What follows belongs to an exercise in optimizing a design on an open flow for small area; a production flow would make more cautious choices.
The RTL was checked by simulation tests, not by an equivalence proof against the original design.
The series may have gaps, and a smaller design here may also do less where the tests do not look.
Power figures rest on the tool's default switching activity, not on a simulated workload.

Figure 1. Sizing map (run 1).
(3 px per um)
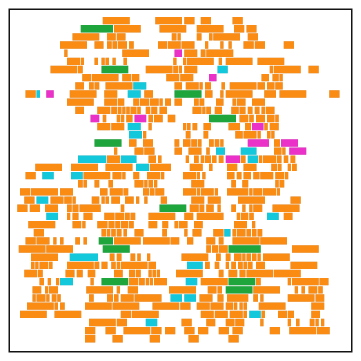
Figure 2. Routing view (run 1).
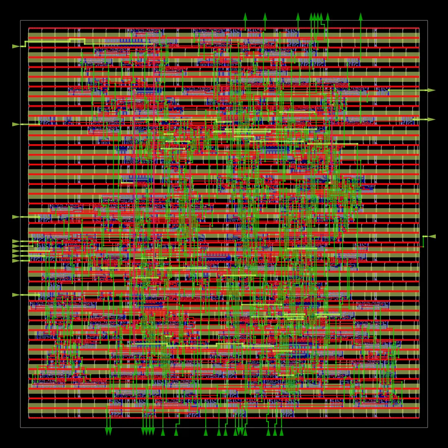
Figure 3. Hierarchy map of the flops (run 1).
(6 px per um)
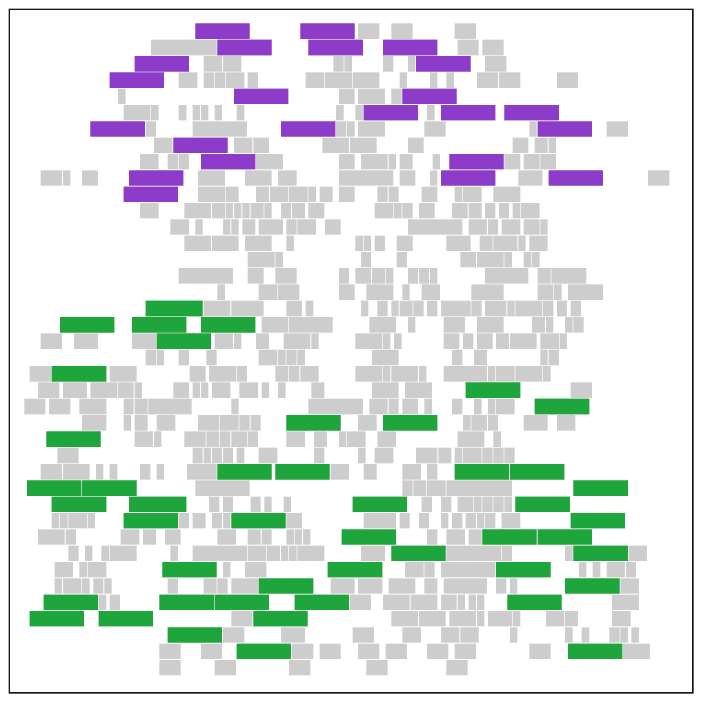
File: run.sh
#!/bin/bash
# synth_recipe.tcl (not shown) runs the flow's synth.tcl, then flattens the netlist and writes it again
# the make line also repeats each setting of config.mk as NAME=value (left out here)
make -C /OpenROAD-flow-scripts/flow DESIGN_CONFIG=/design/flow/config.mk WORK_HOME=/design/flow/orfs CLKGATE_MAP_FILE= SYNTH_SCRIPT=/design/flow/synth_recipe.tcl finish
File: config.mk
export PLATFORM = sky130hd
export DESIGN_NAME = clock
export DESIGN_NICKNAME = clock
export VERILOG_FILES = /design/flow/design.v
export SDC_FILE = /design/flow/constraint.sdc
export NUM_CORES = 4
export LEC_CHECK = 0
export CAP_MARGIN = 20
export CORE_MARGIN = 2
export CORE_UTILIZATION = 40
export SLEW_MARGIN = 20
File: constraint.sdc
create_clock -name core_clock -period 10.0 [get_ports {clk}]
set_input_delay 2.0000 -clock core_clock [delete_from_list [all_inputs] [get_ports {clk}]]
set_output_delay 2.0000 -clock core_clock [all_outputs]
set_load 0.01 [all_outputs]
File: design.v
module slowClock(
	input clk,
	input reset,
	output tick
);
localparam HALF = 49;
reg new_clk;
reg [5:0] counter;
always@(posedge reset or posedge clk)
begin
    if (reset == 1'b1)
        begin
            new_clk <= 0;
            counter <= 0;					 
        end
    else
        begin
            counter <= counter + 1;			 
            if (counter == HALF)			 
                begin
                    counter <= 0;
                    new_clk <= ~new_clk;	 
                end
        end
end
assign tick = (counter == HALF) && !new_clk;
endmodule
module tone_generator(
	input clk,
	input reset,
	input [4:0] tone,
	output reg sound
);
reg [4:0] num;
always@(posedge clk or posedge reset) begin
    if(reset) begin
        sound <= 0;
        num <= 0;
    end
    else if(tone == 0) begin
        sound <= 0;			 
        num <= 0;
    end
    else if(num == tone)	begin
        sound <= ~sound;	 
        num <= 0;			 
    end
    else    begin
        num <= num + 1;		 
    end
end
endmodule
module alarm_clock ( 
	input reset,  
	input clock,  
	input [1:0] hour_in1, 
	input [3:0] hour_in0, 
	input [3:0] minute_in1,
	input [3:0] minute_in0, 
	input load_time,  
	input   load_alarm,  
	input   STOP_alarm,  
	input   Alarm_ON,  
	output reg Alarm,  
	output [1:0]  hour_out1, 
	output [3:0]  hour_out0, 
	output [3:0]  minute_out1, 
	output [3:0]  minute_out0, 
	output [5:0]  seconds,
	output sound
);
wire clock_1s;  
reg [3:0] temp_1s;  
reg [5:0] temp_hour, temp_minute, temp_second; 
reg [1:0] clock_hour1, alarm_hour1; 
reg [3:0] clock_hour0, alarm_hour0;
reg [3:0] clock_min1, alarm_min1;
reg [3:0] clock_min0, alarm_min0;
function [3:0] mod_10;
	input [5:0] number;
	begin
		mod_10 = (number >=50) ? 5 : ((number >= 40)? 4 :((number >= 30)? 3 :((number >= 20)? 2 :((number >= 10)? 1 :0))));
	end
endfunction
always @(posedge clock or posedge reset )
begin
	if(reset) begin 
		alarm_hour1 <= 2;
		alarm_hour0 <= 4;
		alarm_min1 <= 0;
		alarm_min0 <= 0;
		temp_hour <= 0;
		temp_minute <= 0;
		temp_second <= 0;
	end 
	else if(clock_1s) begin
		if(load_alarm) begin 
			alarm_hour1 <= hour_in1;
			alarm_hour0 <= hour_in0;
			alarm_min1 <= minute_in1;
			alarm_min0 <= minute_in0;
		end 
		if(load_time) begin 
			temp_hour <= hour_in1*10 + hour_in0;
			temp_minute <= minute_in1*10 + minute_in0;
			temp_second <= 0;
		end 
		else begin
			temp_second <= temp_second + 1;
		if(temp_second >=59) begin
			temp_second <= 0;
			temp_minute <= temp_minute + 1;
			if(temp_minute >=59) begin
				temp_minute <= 0;
				temp_hour <= temp_hour + 1;
				if(temp_hour >= 23) begin
					temp_hour <= 0; 
				end
			end
		end
		end
	end
end 
slowClock sclk(.clk(clock), .tick(clock_1s), .reset(reset));
always @(*) begin
	if(temp_hour>=20) begin
		clock_hour1 = 2;
	end
	else begin
		if(temp_hour >=10) 
			clock_hour1  = 1;
		else
			clock_hour1 = 0;
	end
	clock_hour0 = temp_hour - clock_hour1*10; 
	clock_min1 = mod_10(temp_minute); 
	clock_min0 = temp_minute - clock_min1*10;
end
assign hour_out1 = clock_hour1;  
assign hour_out0 = clock_hour0;  
assign minute_out1 = clock_min1;  
assign minute_out0 = clock_min0;  
assign seconds = temp_second;	 
always @(posedge clock or posedge reset) begin
	if(reset) 
		Alarm <=0; 
	else if(clock_1s) begin
		if({alarm_hour1, alarm_hour0, alarm_min1, alarm_min0, 6'd0}=={clock_hour1, clock_hour0, clock_min1, clock_min0, seconds})
		begin  
			if(Alarm_ON) Alarm <= 1; 
		end
		if(STOP_alarm)
			Alarm <=0;  
	end
end
wire [4:0] tone;
tone_generator buzzer(.clk(clock), .reset(reset), .tone(tone), .sound(sound));
assign tone = Alarm? 5'd24:5'd0;	 
endmodule
module display_decoder(
    input [3:0] in,
    output reg [6:0] display
);
always @(*)
begin
  case(in)
  0: display= 7'b0000001;  
  1: display= 7'b1001111;  
  2: display= 7'b0010010;  
  3: display= 7'b0000110;  
  4: display= 7'b1001100;  
  5: display= 7'b0100100;  
  6: display= 7'b0100000;  
  7: display= 7'b0001111;  
  8: display= 7'b0000000;  
  9: display= 7'b0000100;  
  default: display= 7'b1111111;  
  endcase
end
endmodule
module driver_module(
	input [6:0]	num0,
	input [6:0]	num1,
	input [6:0]	num2,
	input [6:0]	num3,
	input clk,
	input reset,
	output reg [6:0] num,
	output reg [3:0] an
);
reg [1:0] counter;
reg [9:0] sclk;
always @(posedge clk or posedge reset) begin
	if(reset)
		sclk <= 0;
	else
		sclk <= sclk + 1;
end
wire sclk_rise = (sclk == 10'h1ff);
always @(posedge clk or posedge reset) begin
	if(reset) begin
		counter <= 0;		 
		an <= 4'b0000;		 
		num <= 7'b0000000;	 
	end
	else if(sclk_rise)	begin	
		case(counter)
		2'b00: begin
			an <= 4'b1110;	 
			num <= num0;	 
		end
		2'b01: begin
			an <= 4'b1101;	 
			num <= num1;	 
		end
		2'b10: begin
			an <= 4'b1011;	 
			num <= num2;	 
		end
		2'b11: begin
			an <= 4'b0111;	 
			num <= num3;	 
		end
		endcase
		counter <= counter + 1;	 
	end
end
endmodule
module clock(
	input clk,
	input [14:0] sw,
	input reset,
	input [3:1]  btn,
	output [6:0] led,
	output [6:0] seg,
	output [3:0] an,
	output sound
);
wire [1:0] h_out1;
wire [3:0] h_out0, m_out0, m_out1;
wire [6:0] n0, n1, n2, n3;
alarm_clock aclk(.clock(clk), .reset(reset), .minute_in0({sw[3], sw[2], sw[1], sw[0]}),
											.minute_in1({sw[7], sw[6], sw[5], sw[4]}),
											.hour_in0({sw[11], sw[10], sw[9], sw[8]}),
											.hour_in1({sw[13], sw[12]}),
											.load_time(btn[1]), .load_alarm(btn[2]), .STOP_alarm(btn[3]),
											.Alarm_ON(sw[14]), .Alarm(led[6]),
											.hour_out0(h_out0),
											.hour_out1(h_out1),
											.minute_out0(m_out0),
											.minute_out1(m_out1),
		 									.seconds(led[5:0]),
		 									.sound(sound)
											);
display_decoder dd0(.in(m_out0), .display(n0));
display_decoder dd1(.in(m_out1), .display(n1));
display_decoder dd2(.in(h_out0), .display(n2));
display_decoder dd3(.in({1'b0, 1'b0, h_out1}), .display(n3));
driver_module dm(.clk(clk), .reset(reset), .num0(n0), .num1(n1), .num2(n2), .num3(n3), .num(seg), .an(an));
endmodule
==> results.yml, run 1 <==
logic_synthesis:
  ys_seq_area_frac: 0.359
  yosysWarnings: 5
  netlist.area_leader.share: 0.348
  syn_area_um2: 4810
  syn_nets: 583
  synthFlopType: "dfrtp_1"
  synth_edf_count: 0
  synth-async-reset-ratio: 1.00
  synthTopCellsByArea: "dfrtp_1, ha_1, xnor2_1"
  synth_seq_cells: 69
  synth_top_area_cell: "dfrtp_1"
  synthCells: 513
  synth_cell_types: 73
  syn_area_per_cell_um2: 9.38
timing:
  setup_viol: 0
  tightest_slew_ns: 0.881
  setup_tns_ns: 0
  hold_viol_final: 0
  period_needed_ns: 4.03
  fin_worst_skew_ns: 0.00463
  clock.fmax_mhz: 248
  fin_hold_ws_ns: 0.469
  slew_headroom: 0.413
  rsz0062_at_grt: "false"
  drv_slew: 0
  fin_crit_sh: 0.403
placed_design:
  hpwl_mm: 8.16
  post-place-cells: 682
  place_congestion: 0.861
  numPortBuffers: 38
layout:
  utilization: 0.474
  diodes: 0
  top_register: "dm.sclk"
  syn_to_final_growth_pct: 16.9
  drive_above_1_share: 0.0871
  top_regs: "dm.sclk x10, dm.num x7"
  largest_reg_flops: 10
  final_common_cell: "dfrtp_1"
  fin_cells: 698
  layout_common_cells: "dfrtp_1, nand2_1, ha_1"
  layout.nets: 616
grt:
  grt_pass1_wl_mm: 18.2
  grt_pass1_vias: 3638
  antenna_found_initial: 0
  grt_max_degree: 70
  track_usage: 0.176
  grt_overflow: 0
worst_setup_path:
  end_kind: "flop"
  reg2reg_to: "aclk.Alarm"
  cp-start-kind: "primary input"
  required_ns: 10.22
  cp.arrival_ns: 4.25
  path_class: "primary input to flop"
  max_stage_delay_ns: 0.83
  r2r_cells: 10
  crit_slowest_cell: "clkdlybuf4s50_1"
  timing.rr.start: "aclk.temp_minute[3]"
  cp_cell_sequence: "clkdlybuf4s50_1 -> inv_1 -> nand2_1 -> nand2_1 -> nor2_1 -> o21ai_0 -> a22o_1"
  crit_top_cell: "nand2_1"
  reg2reg_slack_ns: 6.15
  cp_max_fo: 15
clocking:
  worstSkewPairLatency_ns: 0.34
  clk_pin_slew_ns: 0.06
  cts_buffer_depth: 2
  numCtsBuffers: 9
  cts_tree: "built"
  cts-root-buf: "clkbuf_16"
  cts_resized: 0
  h-tree-depth: 3
  cts_sinks: 69
  post_cts_buffers: 0
  postCtsHoldBufs: 0
routing:
  drt-pass1-iter-count: 5
  drt_iter0_drc: 176
  wl_per_cell_um: 15.5
  drc: 0
  ant_nets: 0
  via_per_inst: 5.47
power:
  p_leak_nw: 2.43
  power_density_nw_per_um2: 119
  ir_worst_vdd_mv: 0.0883
  power_w: 0.000671
hold_path:
  hp-start: "dm.sclk[0]"
  hold_depth: 1
  min-delay-path-class: "flop to flop"
  min_to: "dm.sclk[0]"
flow_run:
  maxCapViolations: 0
floorplan:
  start_util: 0.406
  die_width_um: 114
  ios: 39
  core_um2: 11900
  die_h_um: 114
  rows: 40
  dieArea_um2: 12900
status:
  run_status: "no timing/DRC/antenna violations"
About Figure 1:
x6 and larger: shown in green, cells 12, share 2.2%, most used clkbuf_16. x1 and smaller: shown in orange, cells 503, share 91%, most used dfrtp_1. x2: shown in cyan, cells 26, share 4.7%, most used mux2_2. x3 and x4: shown in magenta, cells 10, share 1.8%, most used clkinvlp_4.

About Figure 2:
WL final: 10.8 mm
wl on met1: 5.15 mm
number of vias in the routed layout: 3,817

About Figure 3:
aclk: shown in green, placed flops 46. dm: shown in purple, placed flops 23.

-- run 1: metrics by stage --
stage	area (um2)	worst slack, ns
6_report	5630	5.97
5_1_grt	5630	5.78
4_1_cts	5630	6.02
3_5_place_dp	5300	5.64
3_3_place_gp	5300	5.76
2_1_floorplan	4810	6.26
-- run 1: worst max path at each step --
stage	endpoint	cells after the start	slack (ns)	start
final	aclk.temp_hour[2]	7	5.97	btn[1]
after detailed placement	aclk.temp_hour[2]	7	5.64	btn[1]
after CTS	aclk.temp_hour[2]	7	6.02	btn[1]
after floorplan	aclk.Alarm	1	6.26	reset
after global placement	aclk.temp_hour[2]	7	5.76	btn[1]
after global routing	aclk.temp_hour[2]	7	5.78	btn[1]
-- run 1: layout make-up --
class,instances,area (um2)
sequential,69,1730
timing repair buffer,39,388
clock buffer,11,243
clock inverter,5,83.8
tap,147,184
inverter,40,150
fill,1114,6230
multi-input combinational,387,2850
-- run 1: kinds of logic after synthesis --
family          after synthesis  synth area share
xor+xnor                     40            0.0728
simple gates                167             0.185
compound gates              120             0.175
flops                        69             0.359
fa+ha+maj                    50             0.136
mux                          10            0.0234
buf+inv                      57            0.0486
-- run 1: power breakdown --
part | total (W) | switching [W] | internal [W]
Sequential | 0.000280 | 0 | 0.000280
Clock | 0.000346 | 0.000120 | 0.000225
Combinational | 0.0000448 | 0.0000239 | 0.0000209
-- run 1: cells in the mapped netlist (all sizes together), types with 8 or more instances --
| cell type | instances |
|---|---|
| nor3 | 11 |
| xnor2 | 23 |
| a21oi | 19 |
| xor2 | 17 |
| nand2 | 48 |
| o21ai | 34 |
| nor2 | 38 |
| clkbuf | 10 |
| nor2b | 8 |
| ha | 46 |
| inv | 40 |
| dfrtp | 67 |
| mux2 | 10 |
| nand3 | 26 |
-- run 1: metal layers --
metal | track usage | share of wire | wire length [um] | up-vias
met5 | 0 | 0 | 0 | -
met4 | 0.0667 | 0.017 | 184 | 0
met3 | 0.0298 | 0.035 | 378 | 14
met2 | 0.286 | 0.47 | 5120 | 67
met1 | 0.238 | 0.48 | 5150 | 1851
li1 | - | - | - | 1885
-- run 1: critical path, delay by kind of cell --
kind	cells	cell delay (ns)
buf+inv	2	1.08
simple gates	3	0.83
compound gates	2	0.33
Figure 4. Wiring heat map (run 1).
(3 px per um) The die is cut into 23 by 23 equal tiles; black is low, pale yellow is high, scaled to the fullest tile. Values are wire area over tile area, all layers added.
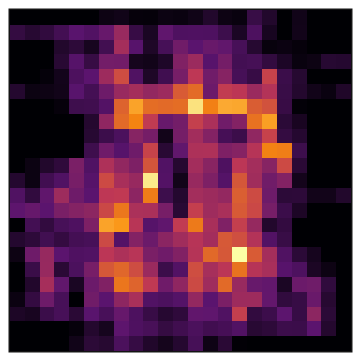

--- run 2 (changed files replaced; the others as in run 1) ---
==> design.v <==
module slowClock(
	input clk,
	input reset,
	output tick,		 
	output m24,		 
	output refresh,		 
	output [1:0] dsel	 
);
reg [11:0] c;
reg [4:0] m;
always @(posedge clk or posedge reset) begin
	if (reset) begin
		c <= 12'd512;
		m <= 5'd0;
	end else begin
		c <= c + 1'b1;
		m <= m24 ? 5'd0 : m + 1'b1;
	end
end
assign m24 = m[4] & m[3];		 
assign tick = m24 & ~c[1] & c[0];
assign refresh = &c[9:0];
assign dsel = c[11:10];
endmodule
module tone_generator(
	input clk,
	input reset,
	input on,
	input m24,
	output reg sound
);
always @(posedge clk or posedge reset) begin
	if (reset)
		sound <= 0;
	else
		sound <= on & (sound ^ m24);
end
endmodule
module alarm_clock(
	input clk,
	input reset,
	input tick,
	input [13:0] sw,
	input load_time,
	input load_alarm,
	input STOP_alarm,
	input Alarm_ON,
	output reg Alarm,
	output reg [5:0] sec,
	output reg [3:0] m0,
	output reg [2:0] m1,
	output reg [3:0] h0,
	output reg [1:0] h1
);
wire s59 = sec[5] & sec[4] & sec[3] & sec[1] & sec[0];
wire m09 = m0[3] & m0[0];
wire m15 = m1[2] & m1[0];
wire h09 = h0[3] & h0[0];
wire h23 = h1[1] & h0[1] & h0[0];
always @(posedge clk or posedge reset) begin
	if (reset) begin
		sec <= 0; m0 <= 0; m1 <= 0; h0 <= 0; h1 <= 0;
	end else if (tick) begin
		if (load_time) begin
			sec <= 0;
			m0 <= sw[3:0];
			m1 <= sw[6:4];
			h0 <= sw[11:8];
			h1 <= sw[13:12];
		end else begin
			sec <= s59 ? 6'd0 : sec + 1'b1;
			if (s59) begin
				m0 <= m09 ? 4'd0 : m0 + 1'b1;
				if (m09) begin
					m1 <= m15 ? 3'd0 : m1 + 1'b1;
					if (m15) begin
						if (h23) begin
							h0 <= 0;
							h1 <= 0;
						end else if (h09) begin
							h0 <= 0;
							h1 <= h1 + 1'b1;
						end else
							h0 <= h0 + 1'b1;
					end
				end
			end
		end
	end
end
reg [1:0] ah1n;
reg [3:0] ah0, am0;
reg [2:0] am1;
always @(posedge clk or posedge reset) begin
	if (reset)
		ah1n <= 0;
	else if (tick & load_alarm)
		ah1n <= ~sw[13:12];
end
always @(posedge clk) begin
	if (tick & load_alarm) begin
		ah0 <= sw[11:8];
		am1 <= sw[6:4];
		am0 <= sw[3:0];
	end
end
wire match = (~ah1n == h1) && (ah0 == h0) && (am1 == m1) && (am0 == m0) && (sec == 0);
always @(posedge clk or posedge reset) begin
	if (reset)
		Alarm <= 0;
	else if (tick) begin
		if (STOP_alarm)
			Alarm <= 0;
		else if (match & Alarm_ON)
			Alarm <= 1;
	end
end
endmodule
module display_decoder(
	input [3:0] in,
	output reg [6:0] display
);
always @(*) begin
	if (in[3])
		display = {4'b0000, in[0] & ~in[1], 2'b00};	 
	else
		case (in[2:0])
		3'd0: display = 7'b0000001;
		3'd1: display = 7'b1001111;
		3'd2: display = 7'b0010010;
		3'd3: display = 7'b0000110;
		3'd4: display = 7'b1001100;
		3'd5: display = 7'b0100100;
		3'd6: display = 7'b0100000;
		default: display = 7'b0001111;
		endcase
end
endmodule
module driver_module(
	input clk,
	input reset,
	input refresh,
	input [1:0] dsel,
	input [3:0] m0,
	input [2:0] m1,
	input [3:0] h0,
	input [1:0] h1,
	output [3:0] digit,
	output [3:0] an
);
reg [3:0] dn;
always @(posedge clk or posedge reset) begin
	if (reset)
		dn <= 0;
	else if (refresh)
		case (dsel)
		2'd0: dn <= ~m0;
		2'd1: dn <= ~{1'b0, m1};
		2'd2: dn <= ~h0;
		default: dn <= ~{2'b00, h1};
		endcase
end
assign digit = ~dn;
wire blank = ~dn[3] & ~dn[2];		 
assign an[0] = ~blank & (dsel != 2'd1);
assign an[1] = ~blank & (dsel != 2'd2);
assign an[2] = ~blank & (dsel != 2'd3);
assign an[3] = ~blank & (dsel != 2'd0);
endmodule
module clock(
	input clk,
	input [14:0] sw,
	input reset,
	input [3:1] btn,
	output [6:0] led,
	output [6:0] seg,
	output [3:0] an,
	output sound
);
wire tick, m24, refresh;
wire [1:0] dsel;
wire [5:0] sec;
wire [3:0] m0, h0, digit;
wire [2:0] m1;
wire [1:0] h1;
wire alarm;
slowClock tb0(.clk(clk), .reset(reset), .tick(tick), .m24(m24), .refresh(refresh), .dsel(dsel));
alarm_clock aclk(.clk(clk), .reset(reset), .tick(tick), .sw(sw[13:0]),
	.load_time(btn[1]), .load_alarm(btn[2]), .STOP_alarm(btn[3]), .Alarm_ON(sw[14]),
	.Alarm(alarm), .sec(sec), .m0(m0), .m1(m1), .h0(h0), .h1(h1));
tone_generator buzzer(.clk(clk), .reset(reset), .on(alarm), .m24(m24), .sound(sound));
driver_module dm(.clk(clk), .reset(reset), .refresh(refresh), .dsel(dsel),
	.m0(m0), .m1(m1), .h0(h0), .h1(h1), .digit(digit), .an(an));
display_decoder dd(.in(digit), .display(seg));
assign led = {alarm, sec};
endmodule
Figure 5. Wiring heat map (run 2).
(4 px per um) The die is cut into 18 by 18 equal tiles; black is low, pale yellow is high, scaled to the fullest tile. Values are wire area over tile area, all layers added.
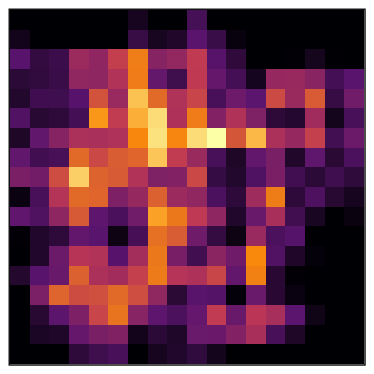
The fullest tile reaches 0.43. 19% of the tiles are over half the peak. The emptiest ninth of the die: bottom right. 21% of the tiles are nearly empty.

Figure 6. Routing view (run 2).
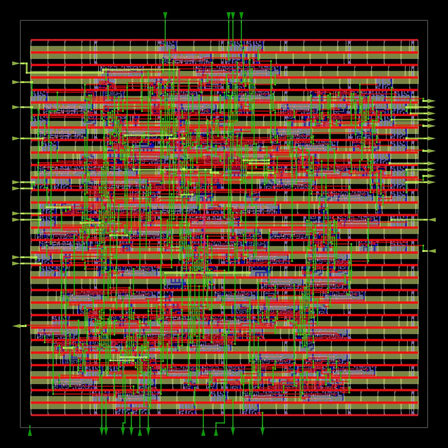
All-Layer GR Usage: 0.161
wire per inst: 14.4 um
WL final: 5.82 mm

==> run 2 against run 1 <==
Combinational power is 35% lower; via count is 44% lower; fmax is 6.2% higher; largest power group is now registers; die area is 39% lower; clock power is 64% lower; critical endpoint is now seg[3]; flip-flop and latch count is 14 lower; clock skew is 0.0030 ns higher; still clean; clock-buffer cell count is 5 lower; synthesized cell count is 46% lower; sequential power is 17% lower; critical path depth is 3 lower.
==> results.yml, run 2 <==
layout:
  layout_common_cells: "dfrtp_1, clkdlybuf4s50_1, xnor2_1"
  fin_area_um2: 3390
  regArea_um2: 1430
  fin_cells: 405
  layout.nets: 335
  top_regs: "tb0.c x12, aclk.sec x6, tb0.m x5"
  largest_reg_flops: 12
  n_fill_cell: 635
  diodes: 0
  multi_input_area_um2: 1320
  syn_to_final_growth_pct: 18.5
  final_common_cell: "dfrtp_1"
  top_register: "tb0.c"
  drive_above_1_share: 0.0550
logic_synthesis:
  synth-async-reset-ratio: 0.800
  synth_top_area_cell: "dfrtp_1"
  ys_seq_area_frac: 0.501
  synth_cell_types: 51
  yosysWarnings: 5
  netlist.area_leader.share: 0.376
  synth_edf_count: 11
  synthCells: 278
  synth_seq_cells: 55
  syn_area_per_cell_um2: 10.3
  synthTopCellsByArea: "dfrtp_1, edfxtp_1, xnor2_1"
  syn_nets: 305
  synthTopCellsByCount: "dfrtp_1, xnor2_1, nand2_1"
  synth_most_common_cell: "dfrtp_1"
  syn_area_um2: 2860
  synthFlopType: "dfrtp_1"
timing:
  clock.fmax_mhz: 264
  setup_tns_ns: 0
  fin_crit_sh: 0.379
  period_needed_ns: 3.79
  fin_hold_ws_ns: 0.464
  slew_headroom: 0.565
  rsz0062_at_grt: "false"
  hold_viol_final: 0
  setup_viol: 0
  postLayoutSetupSlackWorst_ns: 6.21
  drv_slew: 0
  fin_worst_skew_ns: 0.00763
  tightest_slew_ns: 0.652
floorplan:
  rows: 30
  start_util: 0.417
  die_width_um: 88.6
  dieArea_um2: 7850
  die_h_um: 88.6
  ios: 39
  core_um2: 6870
routing:
  drc: 0
  drt_iter0_drc: 103
  vias: 2152
  drt-pass1-iter-count: 4
  ant_nets: 0
  via_per_inst: 5.31
worst_setup_path:
  cp_max_fo: 9
  cp-start-kind: "flop"
  end_kind: "primary output"
  crit_slowest_cell: "clkdlybuf4s50_1"
  max_stage_delay_ns: 0.55
  cp.arrival_ns: 1.79
  required_ns: 8.00
  cp_cell_sequence: "xnor2_1 -> nand2b_1 -> a21boi_0 -> clkdlybuf4s50_1"
  path_class: "flop to primary output"
grt:
  grt_pass1_vias: 1939
  grt_max_degree: 45
  antenna_found_initial: 0
  grt_use_met1: 0.243
  grt_pass1_wl_mm: 9.76
  grt_overflow: 0
  met3_usage: 0.0308
  grtUsageMet2: 0.243
  grt.busiest_layer: "met1"
clocking:
  h-tree-depth: 2
  post_cts_buffers: 0
  cts_tree: "built"
  postCtsHoldBufs: 0
  worstSkewPairLatency_ns: 0.31
  cts-root-buf: "clkbuf_8"
  cts_resized: 0
  clk_pin_slew_ns: 0.10
  numCtsBuffers: 5
  cts_buffer_depth: 2
  cts_sinks: 55
power:
  ir_worst_vdd_mv: 0.0515
  p_leak_nw: 1.43
  power_density_nw_per_um2: 113
placed_design:
  placedInstanceArea_um2: 3310
  post-place-cells: 397
  place_congestion: 0.778
  numPortBuffers: 37
  dpl_worst_slack_ns: 6.15
  hpwl_mm: 4.00
hold_path:
  min-delay-path-class: "flop to flop"
status:
  run_status: "no timing/DRC/antenna violations"
flow_run:
  maxCapViolations: 0
[run 2: cell count changes after synthesis, moves of 11 or more]
cell,change
inv_1,-29
o21ai_0,-15
nor2_1,-24
edfxtp_1,+11
xor2_1,-13
ha_1,-39
nand2_1,-27
dfrtp_1,-24
nand3_1,-12
[run 2: kinds of logic (layout without fill, tap and decap cells)]
| kind of cell | Yosys count | in the layout | share of synthesized area |
|---|---|---|---|
| and+or+nand+nor | 89 | 89 | 0.166 |
| AOI/OAI and AO/OA | 65 | 65 | 0.146 |
| DFF | 55 | 55 | 0.501 |
| buffers and inverters | 28 | 59 | 0.0385 |
| xor gates and xnor gates | 27 | 27 | 0.0826 |
| adders and majority gates | 7 | 7 | 0.0306 |
| muxes | 7 | 7 | 0.0350 |
[run 2: layout make-up]
class | count | area share
Clock buffer | 6 | 0.0214
Clock inverter | 2 | 0.00369
Inverter | 11 | 0.0122
Multi-Input combinational cell | 195 | 0.389
Sequential cell | 55 | 0.423
Tap cell | 96 | 0.0354
Timing Repair Buffer | 40 | 0.116
[run 2: stage by stage]
stage	utilization	power [W]
3_5_place_dp	0.481	0.000266
5_1_grt	0.494	0.000402
2_1_floorplan	-	0.000252
6_report	0.494	0.000384
3_3_place_gp	0.481	0.000266
4_1_cts	0.494	0.000389
[run 2: worst paths after layout]
path,slack (ns),endpoint,cells past startpoint,from
min,0.46,tb0.m[0],1,tb0.m[0]
max,6.21,seg[3],4,dm.dn[0]
max in group asynchronous,7.48,aclk.h1[0],3,reset
min in group asynchronous,2.15,tb0.c[8],3,reset
max reg2reg,7.85,aclk.am1[1],3,tb0.c[1]
min reg2reg,0.46,tb0.m[0],1,tb0.m[0]
[run 2: worst max-delay path: cells and delay by family (launching register included)]
family,cells,cell delay [ns]
buf+inv,1,0.55
simple gates,1,0.07
flops,1,0.49
compound gates,1,0.16
xor+xnor,1,0.22
[run 2: metal layers]
layer	wire length [um]	share of wire
met3	201	0.035
met4	43	0.0074
met1	2970	0.51
met5	0	0
met2	2600	0.45
[run 2: power breakdown]
group / switching (W) / internal, W / total [W]
Sequential: 0.00000150 / 0.000230 / 0.000232
Combinational: 0.0000154 / 0.0000136 / 0.0000290
Clock: 0.0000739 / 0.0000492 / 0.000123
Total: 0.0000909 / 0.000293 / 0.000384

==> re-timing with driven ports <==
The flow's constraints put no driver on any port. The routed layouts listed below were extracted and timed again, unchanged, in two steps.
Step 1 sets driving cells, clkbuf_16 on the clock port and buf_2 on the other inputs (assumed; they add their load-dependent delay and slew).
Step 2 times the ports against the registers' clock, not the clock port: input delays grow and output delays shrink by t, the midpoint of the rising clock arrivals with the driver on.
a / b / c = no drivers / after step 1 / after step 2; a / b = the first two.
| run | t, ns | setup slack, ns | worst hold slack (ns) | slew at the worst register clock pin (ns) | worst slew at a driven data input, ns |
|---|---|---|---|---|---|
| run 1 | 0.376 | 5.971 / 5.979 / 5.604 | 0.469 / 0.469 / 0.469 | 0.06 / 0.06 | 0.04 |
| run 2 | 0.331 | 6.206 / 6.178 / 6.139 | 0.464 / 0.464 / 0.464 | 0.10 / 0.10 | 0.04 |
After both steps setup and hold are still met in every run listed. The setup slack of run 1, which loses most, moves by +0.008 ns with the drivers and by -0.367 ns with both steps.
